Background: an optimization exercise with open tools, aiming at small area and a short achievable clock period. Do not read the settings as production practice. RTL that was checked went through simulation tests only; none was proved equivalent to the original. The series may have gaps, and a smaller design here may also do less where the tests do not look. No functional check of the RTL was part of run 1.

--- flow/design.v: outline only ---
// module sisaFIR: 3316 lines
// module fir_fa: 4 lines
// module fir_aoi21: 3 lines
// module fir_oai21: 3 lines
// module fir_nand2: 3 lines
// module fir_nor2: 3 lines
// module fir_ha: 4 lines
module sisaFIR(
  input         clock,
  input         reset,
  input  [63:0] io_in,
  output [63:0] io_out
);
  // ...
==> flow/flow/run.sh <==
#!/bin/bash
# Standard ORFS layout (standard.sh) with two changes to how it is made:
# timing repair aims at a setup slack of SETUP_SLACK_MARGIN ns instead of 0,
# and the port buffers are buf_2 cells, which repair may resize.
set -e
bash standard.sh SETUP_SLACK_MARGIN=7.5 BUFFER_PORTS_ARGS="-buffer_cell sky130_fd_sc_hd__buf_2" finish > standard.log 2>&1
==> flow/standard.sh <==
#!/bin/bash
# synth_recipe.tcl (not shown) runs the flow's synth.tcl, then flattens the netlist and writes it again
# the make line also repeats each setting of config.mk as NAME=value (left out here)
make -C /OpenROAD-flow-scripts/flow DESIGN_CONFIG=/design/flow/config.mk WORK_HOME=/design/flow/orfs CLKGATE_MAP_FILE= SYNTH_SCRIPT=/design/flow/synth_recipe.tcl "${@:-finish}"
==> flow/config.mk <==
export PLATFORM = sky130hd
export DESIGN_NAME = sisaFIR
export DESIGN_NICKNAME = sisaFIR
export VERILOG_FILES = /design/flow/design.v
export SDC_FILE = /design/flow/constraint.sdc
export NUM_CORES = 4
export LEC_CHECK = 0
export CAP_MARGIN = 20
export CORE_MARGIN = 2
export CORE_UTILIZATION = 65
export CTS_BUF_LIST = sky130_fd_sc_hd__clkbuf_4 sky130_fd_sc_hd__clkbuf_8
export SLEW_MARGIN = 20
export SYNTH_HIERARCHICAL = 1
export SYNTH_MINIMUM_KEEP_SIZE = 0
==> flow/constraint.sdc <==
create_clock -name core_clock -period 18.0 [get_ports {clock}]
set_input_delay 3.6000 -clock core_clock [delete_from_list [all_inputs] [get_ports {clock}]]
set_output_delay 3.6000 -clock core_clock [all_outputs]
set_load 0.01 [all_outputs]
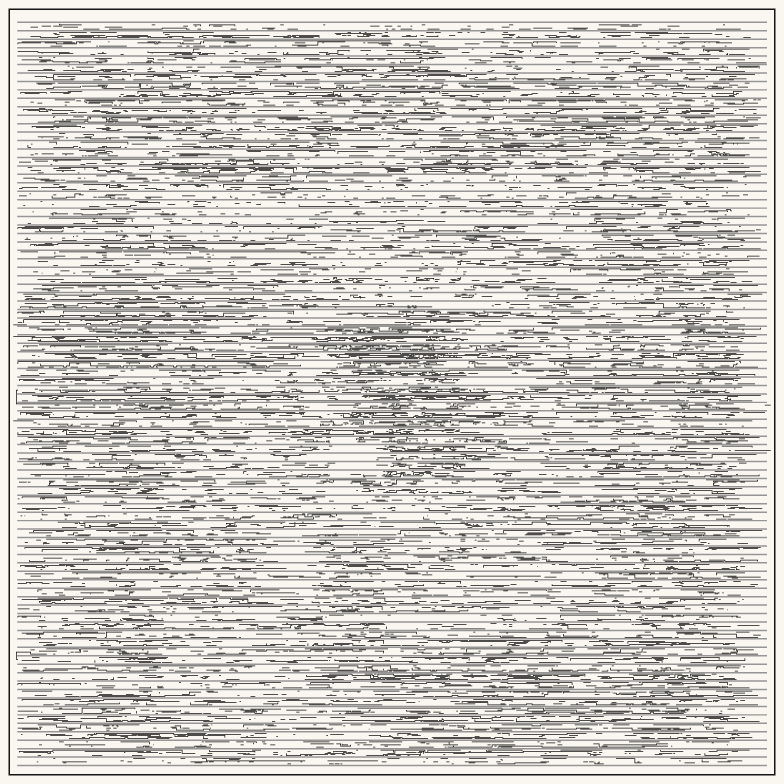
Fig. 1. Signal wires on met1 (run 1).
Supply wires on this layer in gray.
The layer holds 42% of the routed length. The longest straight run is 82.8 µm. The wires run mostly horizontal. 3,545 nets have wire on it.

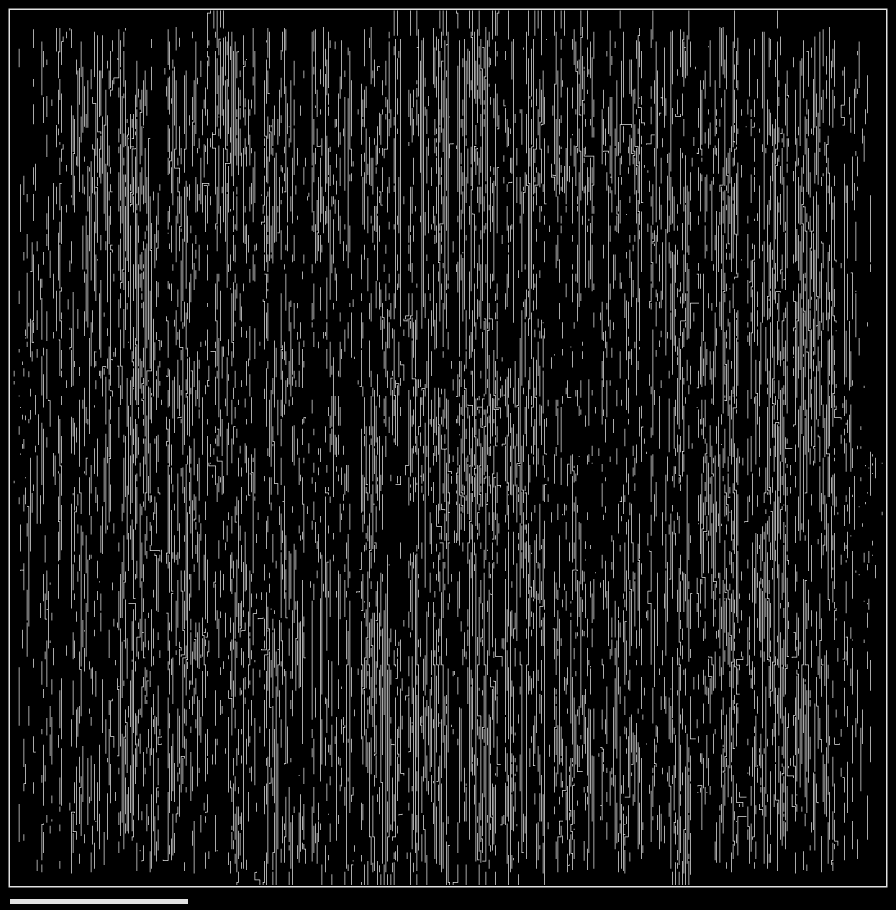
Fig. 2. Signal wires on met2 (run 1).
The bar under the picture is 50 µm long.
The layer carries 37.4 mm of wire. The longest straight run is 88.7 µm. The wires run mostly vertical.
Routed WL: 75,270 µm
total number of vias: 17,920
met2 GRT Util: 0.4474

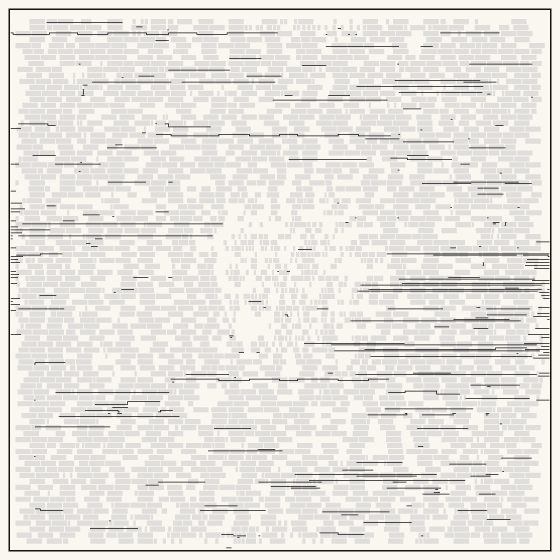
Fig. 3. M3 wires (run 1).
Cells faint in the background.
169 nets have wire on it. The longest straight run is 93.4 µm. The layer holds 5.3% of the routed length. The wires run mostly horizontal.

==> reports/qor.txt, run 1 <==
Outcome: finished clean
Final non-filler cell total: 3,379
Via density per instance: 5.304
Leading post-synthesis cells by cell area: fa_1 (55%), dfxtp_1 (31%), ha_1 (5.7%)
Min Hold Slack: 321.6 ps
Placeable Area: 0.05781 mm²
YS warnings: 7
Sequential cell area share: 0.2806
Most instantiated library cell after synthesis: fa_1
Setup Skew: 24.81 ps
Met1 usage: 0.3890
Cells on Worst Hold Path: 0
Crit path DAT: 6760 ps
Most frequent cells in the layout: fa_1 (1,040), dfxtp_1 (583), ha_1 (175)
Cell area after synthesis: 0.03808 mm²
Final clock-cell share: 0.05051
Largest net degree at the start of global routing: 14
Highest routed layer: met5
Largest family of logic cells by synthesized area: adder cells
Hold crit path type: flop to flop
Setup bufs post-CTS: 0
Number of synthesized flops with an enable pin: 0
Final ANT Viol Nets: 0
Multi-Input Combinational: 1,588
Fillers: 3,787
Unrepaired setup endpoints after global routing: true
Routed length on met3: 4012 µm
DRC violation count after routing: 0
Final worst slack: 7637 ps
DIE WIDTH: 246.0 µm
Critical Path Slowest Stage Cell: fa_1
Worst skew pair latency: 690 ps
Largest area contributor in the netlist: fa_1
Synth Instances: 2,380
Metal1 wirelength: 31,510 µm
Hold Fails Final Rpt: 0
DR WL/cell: 22.28 µm
FF+latch area: 0.01167 mm²
Repair and plain buffers: 128
Crit path launch type: input port
Most common cell after layout, fill and taps aside: fa_1
Required @ worst endpoint: 14,400 ps
Leading cell kind: multi-input combinational cells
DR pass1 iterations: 4
TritonCTS clock tree: yes
Signal buf overhead: 0.01546
Root buf cell: clkbuf_8
Synth Area in Compound Gates: 0.03568
Initial antenna violation count: 3
CP Capture Type: output pin
Reg2Reg Depth: 22
CTS Sinks: 583
Hold buffer count at cts: 0
CP cell instances: buf_2 -> fa_1 -> fa_1 -> ha_1 -> nand2_1 -> nor2_2 -> nand2_1 -> o21ai_1 -> a21oi_2 -> o21ai_4 -> a21oi_2 -> xnor2_2 -> buf_2
Invs w/o clock: 145
Worst slew pin tran: 514.1 ps
R2R Setup Slk: 8860 ps
Unique masters post-synth: 11
Vias in the first global route: 22,420
Post-synth ARST share: 0
IO Count: 130
Most Used Layer, Global Route: met2
Fraction of area in multi-input gates: 0.6172
Flop and latch count out of synthesis: 583
Max-Cap Viols: 0
N_diodes: 3
First-pass GRT wire length: 124,000 µm
Fin util: 0.7196
CP Depth: 13
Nets: 3,819
Post-Place Cells: 3,209
Clock transition at path regs: 60 ps
Row count: 88
Synth Flop Type: dfxtp_1
Setup WS pre-CTS: 7323 ps
Post-Synth Adder-Cell Area: 0.6042
Remaining Overflow, GRT: 0
Met3 Use GR: 0.05991
TritonCTS Buffers: 92
F_max: 96.49 MHz
Seq/Total Area, Yosys: 0.3065
Initial Utilization: 0.6588
Post-layout min period: 10,360 ps
Synth Area in Simple Gates: 0.01222
Area Overhead vs Synth: 9.226%
Worst slew margin: 0.6550
Die area: 0.06054 mm²
Met2 wire len: 37,430 µm
Port Buffer Count: 128
Seq Cell Count: 583
Fig. 4: run 1, congestion heat map
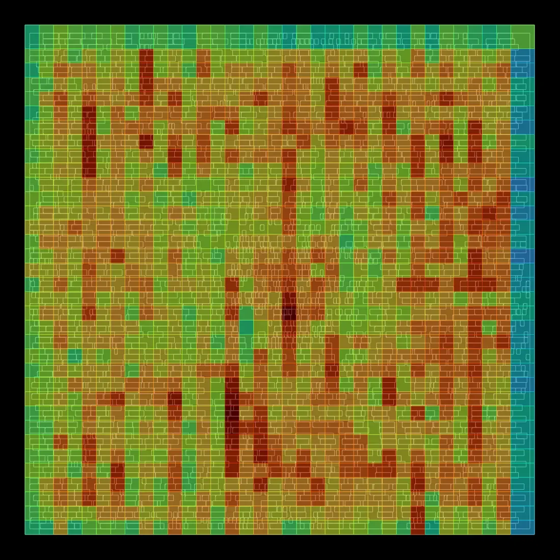

## Run 2: large edit since run 1, in outline
flow/design.v: 3336 -> 3657 lines; modules unchanged: 6
  sisaFIR: edited, 3316 -> 3637 lines
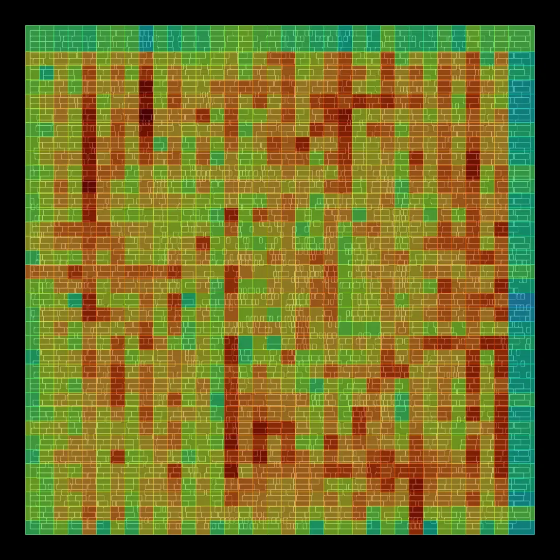
Fig. 5. Congestion heat map (run 2).
Most Used Layer, Global Route: met2
met3 Use GR: 0.05698
DR WL/cell: 22.03 µm
met1 usage: 0.3813

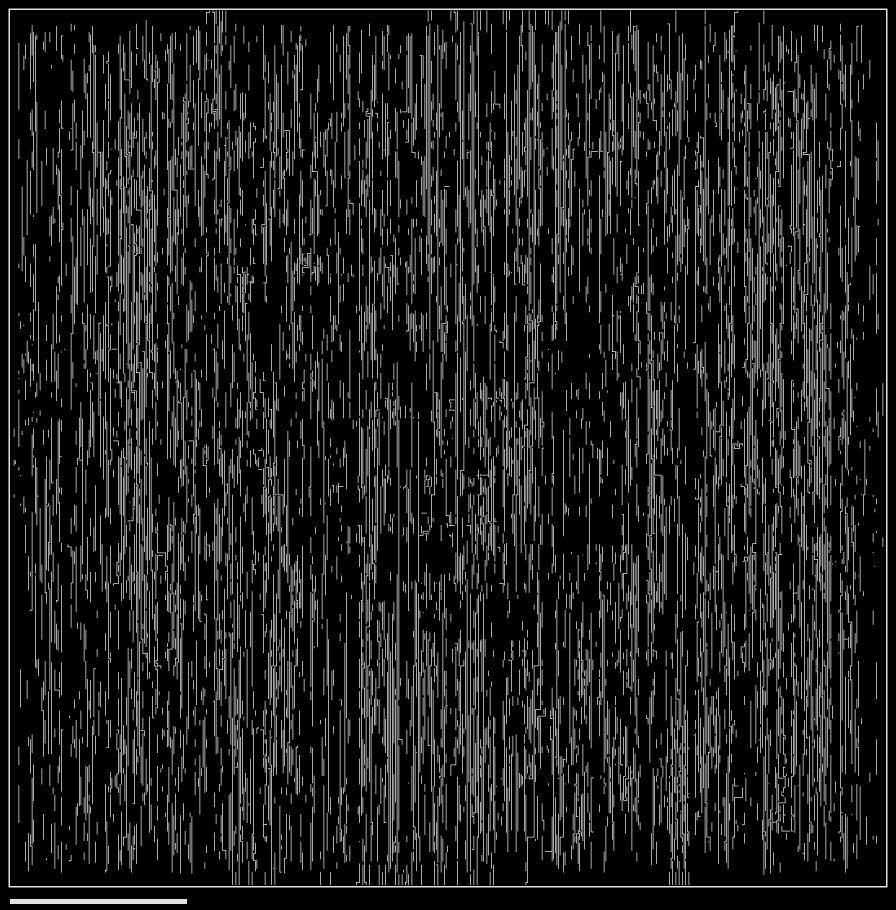
Fig. 6. Signal wires on met2 (run 2).
The bar under the picture is 50 µm long.
The layer holds 50% of the routed length. 3,610 nets have wire on it.

==> run 2 against run 1 <==
  * Non-clock buffer count unchanged
  * Still clean
  * Highest routed layer is now met4
  * Critical endpoint is now io_out[49]
  * Largest cell class unchanged
  * Setup slack better by 26 ps
  * Critical path type unchanged
  * Die area up 0.94%
  * Fmax up 0.25%
==> reports/qor.txt, run 2 <==
Cell area after synthesis: 0.03845 mm² (was 0.03808 mm²)
Routed length on met3: 3961 µm (was 4012 µm)
Hold crit path type: flop to flop (unchanged)
Worst slew pin tran: 715.4 ps (was 514.1 ps)
Synth Area in Simple Gates: 0.01718 (was 0.01222)
Remaining Overflow, GRT: 0 (unchanged)
Synth Instances: 2,562 (was 2,380)
Leading post-synthesis cells by cell area: fa_1 (51%), dfxtp_1 (30%), ha_1 (5.9%) (was fa_1 (55%), dfxtp_1 (31%), ha_1 (5.7%))
Nets: 3,944 (was 3,819)
Setup Skew: 38.07 ps (was 24.81 ps)
Unrepaired setup endpoints after global routing: false (was true)
Initial antenna violation count: 1 (was 3)
Via density per instance: 5.345 (was 5.304)
Crit path launch type: input port (unchanged)
Row count: 89 (was 88)
Metal1 wirelength: 32,880 µm (was 31,510 µm)
Min Hold Slack: 330.5 ps (was 321.6 ps)
Hold Fails Final Rpt: 0 (unchanged)
Most frequent cells in the layout: fa_1 (978), dfxtp_1 (576), a21oi_2 (192) (was fa_1 (1,040), dfxtp_1 (583), ha_1 (175))
Outcome: finished clean (unchanged)
Post-layout min period: 10,340 ps (was 10,360 ps)
Fillers: 4,022 (was 3,787)
Met2 GRT Util: 0.4616 (was 0.4474)
DRC violation count after routing: 0 (unchanged)
Max-Cap Viols: 0 (unchanged)
Setup bufs post-CTS: 0 (unchanged)
Vias in the first global route: 23,340 (was 22,420)
Multi-Input Combinational: 1,761 (was 1,588)
Synth Flop Type: dfxtp_1 (unchanged)
IO Count: 130 (unchanged)
Largest net degree at the start of global routing: 14 (unchanged)
Post-Synth Adder-Cell Area: 0.5682 (was 0.6042)
Cells on Worst Hold Path: 0 (unchanged)
Final clock-cell share: 0.04580 (was 0.05051)
TritonCTS Buffers: 91 (was 92)
Sequential cell area share: 0.2779 (was 0.2806)
Clock transition at path regs: 60 ps (about the same)
Final worst slack: 7663 ps (was 7637 ps)
Fig. 7: run 2, signal wires on met4
Supply wires on this layer in gray.
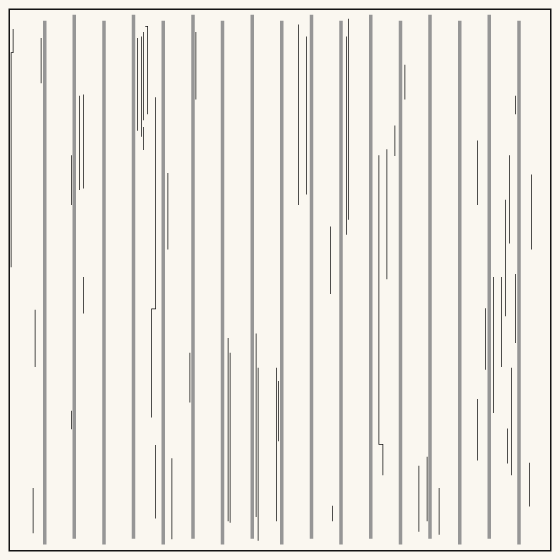

==> run 3: changes to the inputs <==
--- a/flow/config.mk
+++ b/flow/config.mk
@@ -8,6 +8,8 @@
 export CAP_MARGIN = 20
 export CORE_MARGIN = 2
-export CORE_UTILIZATION = 65
+export CORE_UTILIZATION = 75
 export CTS_BUF_LIST = sky130_fd_sc_hd__clkbuf_4 sky130_fd_sc_hd__clkbuf_8
+export CTS_CLUSTER_DIAMETER = 60
+export CTS_CLUSTER_SIZE = 16
 export SLEW_MARGIN = 20
 export SYNTH_HIERARCHICAL = 1
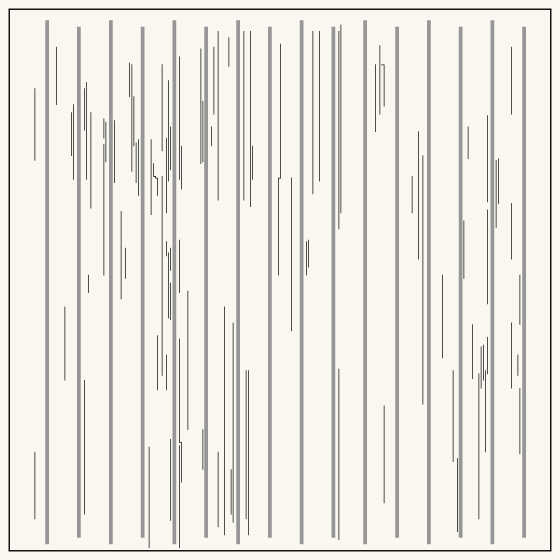
Fig. 8. Signal wires on met4 (run 3).
Supply wires on this layer in gray.
The layer carries 3,470 µm of wire. The longest straight run is 106 µm. The wires run mostly vertical.

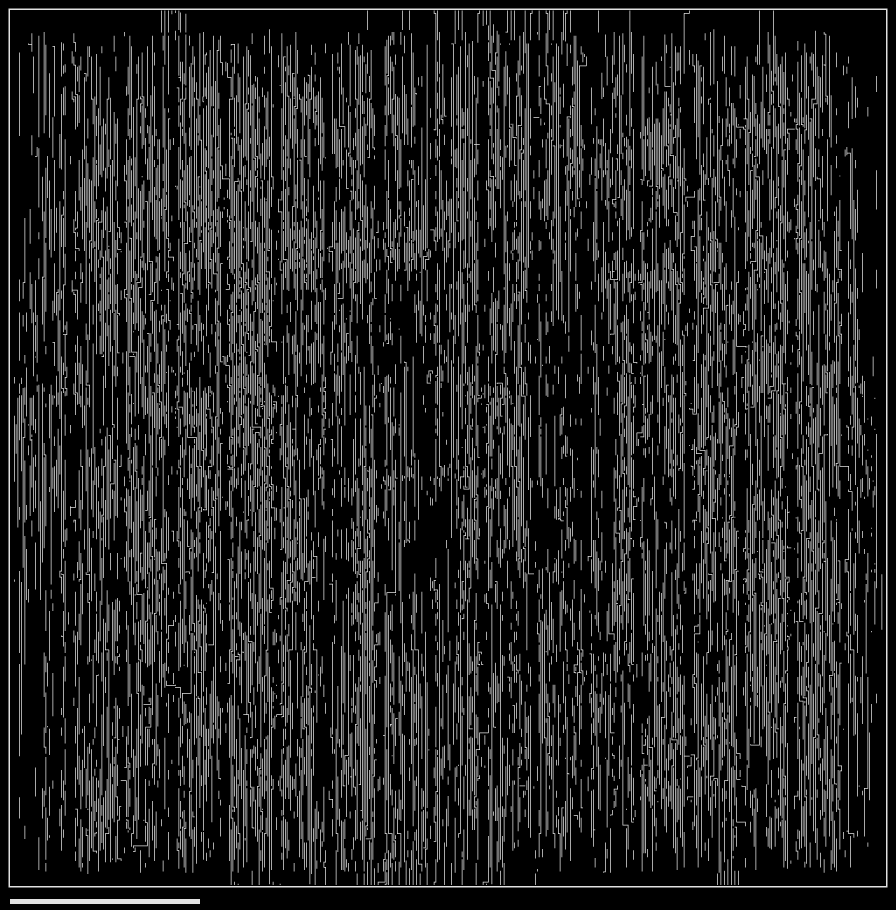
Fig. 9. Signal wires on met2 (run 3).
The bar under the picture is 50 µm long.
The longest straight run is 89.8 µm. The layer holds 52% of the routed length. 3,645 nets have wire on it.
met2 GRT Util: 0.5862
total number of vias: 19,730
Routed WL: 84,540 µm

==> run 3 against run 2 <==
  * Register-to-register slack lost 210 ps
  * Via count grew 3.9%
  * Still clean
==> reports/qor.txt, run 3 <==
Outcome: finished clean (unchanged)
Nets: 3,901 (was 3,944)
Placeable Area: 0.05038 mm² (was 0.05880 mm²)
Hold buffer count at cts: 0 (unchanged)
Most frequent cells in the layout: fa_1 (978), dfxtp_1 (576), a21oi_2 (192) (unchanged)
Highest routed layer: met4 (unchanged)
DR pass1 iterations: 5 (was 4)
Sequential cell area share: 0.2860 (was 0.2779)
Synth Area in Compound Gates: 0.05780 (unchanged)
Largest net degree at the start of global routing: 17 (was 14)
Most common cell after layout, fill and taps aside: fa_1 (unchanged)
First-pass GRT wire length: 135,200 µm (was 127,400 µm)
Fillers: 2,633 (was 4,022)
Reg2Reg Depth: 26 (unchanged)
Met1 usage: 0.4496 (was 0.3813)
Synth Area in Simple Gates: 0.01718 (unchanged)
Critical Path Slowest Stage Cell: fa_1 (unchanged)
IO Count: 130 (unchanged)
Signal buf overhead: 0.01589 (was 0.01544)
Root buf cell: clkbuf_8 (unchanged)
Vias in the first global route: 24,160 (was 23,340)
Seq Cell Count: 576 (unchanged)
Unique masters post-synth: 11 (unchanged)
Hold crit path type: flop to flop (unchanged)
Setup WS pre-CTS: 7401 ps (was 7410 ps)
F_max: 97.05 MHz (was 96.74 MHz)
Number of synthesized flops with an enable pin: 0 (unchanged)
Worst skew pair latency: 700 ps (was 690 ps)
Max-Cap Viols: 0 (unchanged)
Repair and plain buffers: 128 (unchanged)
Metal1 wirelength: 32,370 µm (was 32,880 µm)
Worst slew pin tran: 706.4 ps (was 715.4 ps)
Setup bufs post-CTS: 0 (unchanged)
Met2 wire len: 43,630 µm (was 39,070 µm)
Final clock-cell share: 0.02113 (was 0.04580)
N_diodes: 3 (was 2)
R2R Setup Slk: 8600 ps (was 8810 ps)
Met3 Use GR: 0.06374 (was 0.05698)
Largest area contributor in the netlist: fa_1 (unchanged)
Row count: 82 (was 89)
Via density per instance: 5.861 (was 5.345)
Remaining Overflow, GRT: 0 (unchanged)
Fin util: 0.8004 (was 0.7058)
Fig. 10: run 3, M3 wires
Cells faint in the background.
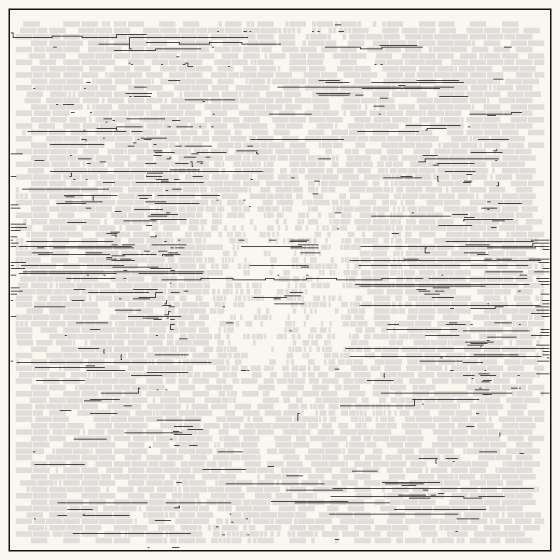

==> run 4: changes to the inputs <==
==> flow/flow/run.sh (replaced) <==
#!/bin/bash
# Standard ORFS layout (standard.sh) with two changes to how it is made:
# timing repair aims at a setup slack of SETUP_SLACK_MARGIN ns instead of 0,
# and the port buffers are buf_2 cells, which repair may resize.
set -e
bash standard.sh SETUP_SLACK_MARGIN=8.5 BUFFER_PORTS_ARGS="-buffer_cell sky130_fd_sc_hd__buf_2" finish > standard.log 2>&1
--- a/flow/config.mk
+++ b/flow/config.mk
@@ -8,8 +8,6 @@
 export CAP_MARGIN = 20
 export CORE_MARGIN = 2
-export CORE_UTILIZATION = 75
+export CORE_UTILIZATION = 65
 export CTS_BUF_LIST = sky130_fd_sc_hd__clkbuf_4 sky130_fd_sc_hd__clkbuf_8
-export CTS_CLUSTER_DIAMETER = 60
-export CTS_CLUSTER_SIZE = 16
 export SLEW_MARGIN = 20
 export SYNTH_HIERARCHICAL = 1
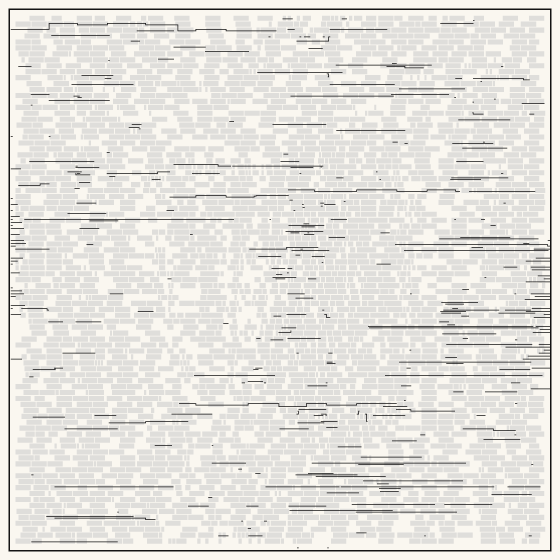
Fig. 11. M3 wires (run 4).
Cells faint in the background.
The wires run mostly horizontal. The layer holds 4.7% of the routed length. 214 nets have wire on it.
total number of vias: 20,050
Routed WL: 86,110 µm
met3 Use GR: 0.06458

==> run 4 against run 3 <==
  * Global-route usage fell by 5.0 points
  * Largest cell class unchanged
  * Core utilization shrank 2.0 points
  * Fmax is 4.8% higher
  * Critical endpoint is now io_out[45]
  * Via count up 1.6%
  * Clock skew fell by 13 ps
  * Area after synthesis is the same
  * Highest routed layer unchanged
  * Hold slack worse by 13 ps
==> reports/qor.txt, run 4 <==
Clock transition at path regs: 60 ps (was 100 ps)
Number of synthesized flops with an enable pin: 0 (unchanged)
Area Overhead vs Synth: 19.29% (was 4.879%)
Leading post-synthesis cells by cell area: fa_1 (51%), dfxtp_1 (30%), ha_1 (5.9%) (unchanged)
TritonCTS clock tree: yes (unchanged)
Metal1 wirelength: 35,510 µm (was 32,370 µm)
YS warnings: 7 (unchanged)
DIE WIDTH: 247.2 µm (was 230.4 µm)
Flop and latch count out of synthesis: 576 (unchanged)
Sequential cell area share: 0.2514 (was 0.2860)
Outcome: finished clean (unchanged)
Hold crit path type: flop to flop (unchanged)
CTS Sinks: 576 (unchanged)
Initial Utilization: 0.6539 (was 0.7632)
Initial antenna violation count: 2 (was 3)
Crit path DAT: 6240 ps (was 6700 ps)
Via density per instance: 5.460 (was 5.861)
Setup Skew: 32.77 ps (was 45.35 ps)
Fin util: 0.7800 (was 0.8004)
Crit path launch type: input port (unchanged)
Synth Area in Simple Gates: 0.01718 (unchanged)
Largest family of logic cells by synthesized area: adder cells (unchanged)
Most Used Layer, Global Route: met2 (unchanged)
First-pass GRT wire length: 133,600 µm (was 135,200 µm)
IO Count: 130 (unchanged)
Post-Synth Adder-Cell Area: 0.5682 (unchanged)
Max-Cap Viols: 0 (unchanged)
CP Capture Type: output pin (unchanged)
Met2 GRT Util: 0.4807 (was 0.5862)
Met2 wire len: 43,280 µm (was 43,630 µm)
Routed length on met3: 4056 µm (was 5067 µm)
DRC violation count after routing: 0 (unchanged)
F_max: 101.7 MHz (was 97.05 MHz)
Repair and plain buffers: 232 (was 128)
TritonCTS Buffers: 92 (was 48)
CP Depth: 14 (was 12)
Final clock-cell share: 0.04504 (was 0.02113)
Post-Place Cells: 3,399 (was 3,298)
Seq/Total Area, Yosys: 0.2999 (unchanged)
Final ANT Viol Nets: 0 (unchanged)
Die area: 0.06111 mm² (was 0.05309 mm²)
Post-layout min period: 9835 ps (was 10,300 ps)
Root buf cell: clkbuf_8 (unchanged)
CP cell instances: buf_12 -> fa_1 -> ha_4 -> nand2_8 -> nor2_4 -> a21oi_4 -> buf_4 -> o21ai_4 -> buf_6 -> inv_2 -> o21ai_4 -> a21oi_2 -> xnor2_2 -> buf_2 (was buf_2 -> fa_1 -> ha_1 -> nand2_1 -> nor2_1 -> nand2_1 -> o21ai_1 -> inv_1 -> o21ai_1 -> a21oi_2 -> xnor2_1 -> buf_2)
Hold Fails Final Rpt: 0 (unchanged)
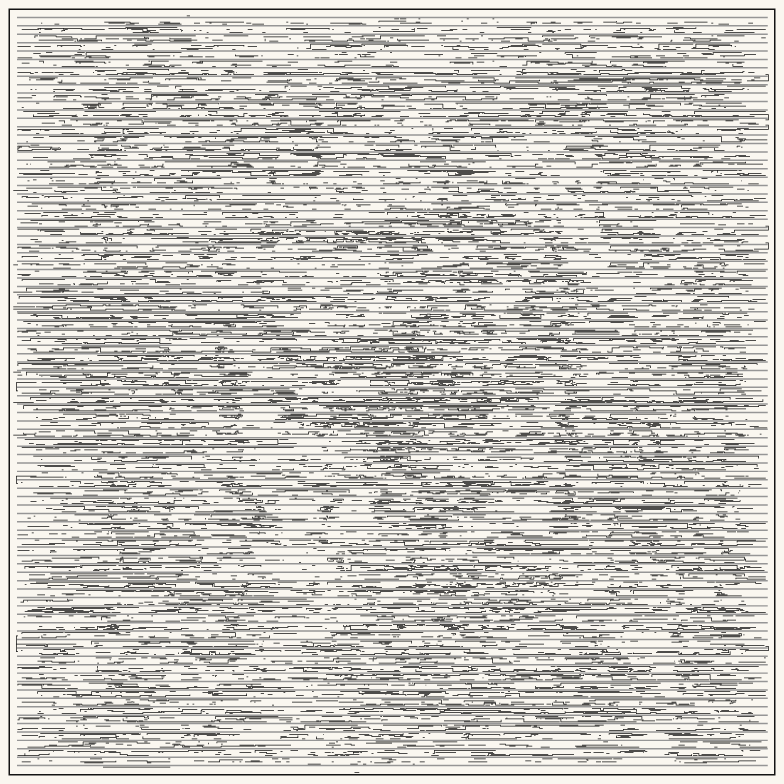
Fig. 12. Signal wires on met1 (run 4).
Supply wires on this layer in gray.
The layer holds 41% of the routed length. The layer carries 35.5 mm of wire. 3,792 nets have wire on it.
met1 usage: 0.3971


==> screenshots <==
CTS result over the die.
(a)
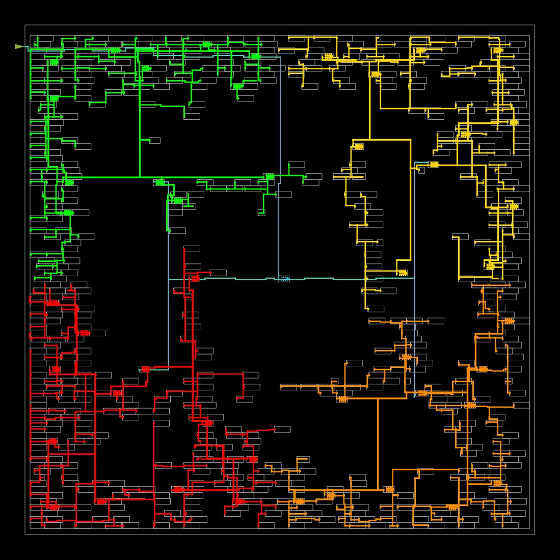
(b)
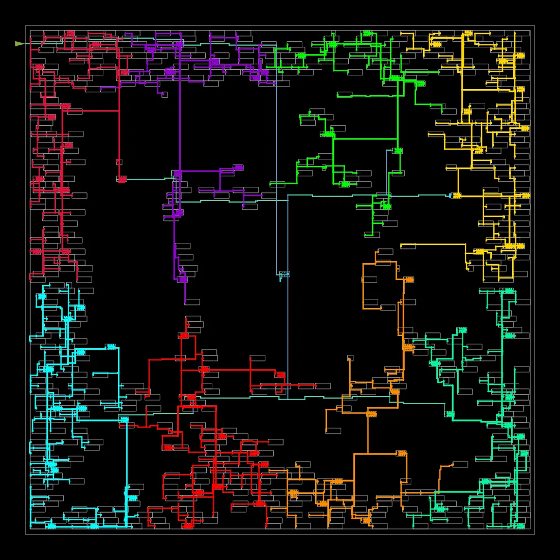
(c)
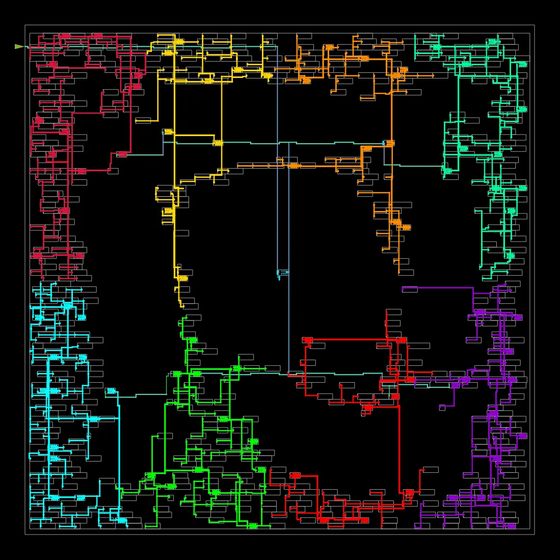
(c) comes from run 1.
(a) comes from run 3.
(b) comes from run 4.

==> re-timing with driven ports <==
No port has a modelled driver above. Below, the same layouts with a new extraction and two added sets of constraints. Step 1 sets driving cells, clkbuf_16 on the clock port and buf_2 on the other inputs (assumed; they add their load-dependent delay and slew). Step 2 also shifts input and output timing later by t, the mid clock arrival at the registers, as if the neighbouring blocks saw the same clock. Slacks: no drivers / after step 1 / after step 2; pairs: no drivers / after step 1.
run	t (ns)	slack for setup (ns)	slew at the worst register clock pin (ns)	cell pins on the clock port's net
run 1	0.744	7.637 / 7.605 / 7.605	0.07 / 0.07	1
run 2	0.725	7.663 / 7.640 / 7.640	0.07 / 0.07	1
run 3	0.732	7.696 / 7.662 / 7.662	0.10 / 0.10	1
run 4	0.756	8.165 / 8.117 / 8.117	0.08 / 0.08	1
After both steps setup and hold are still met in every run listed. For run 4, which loses most, drivers alone change the setup slack by -0.048 ns; drivers and shift together by -0.048 ns.
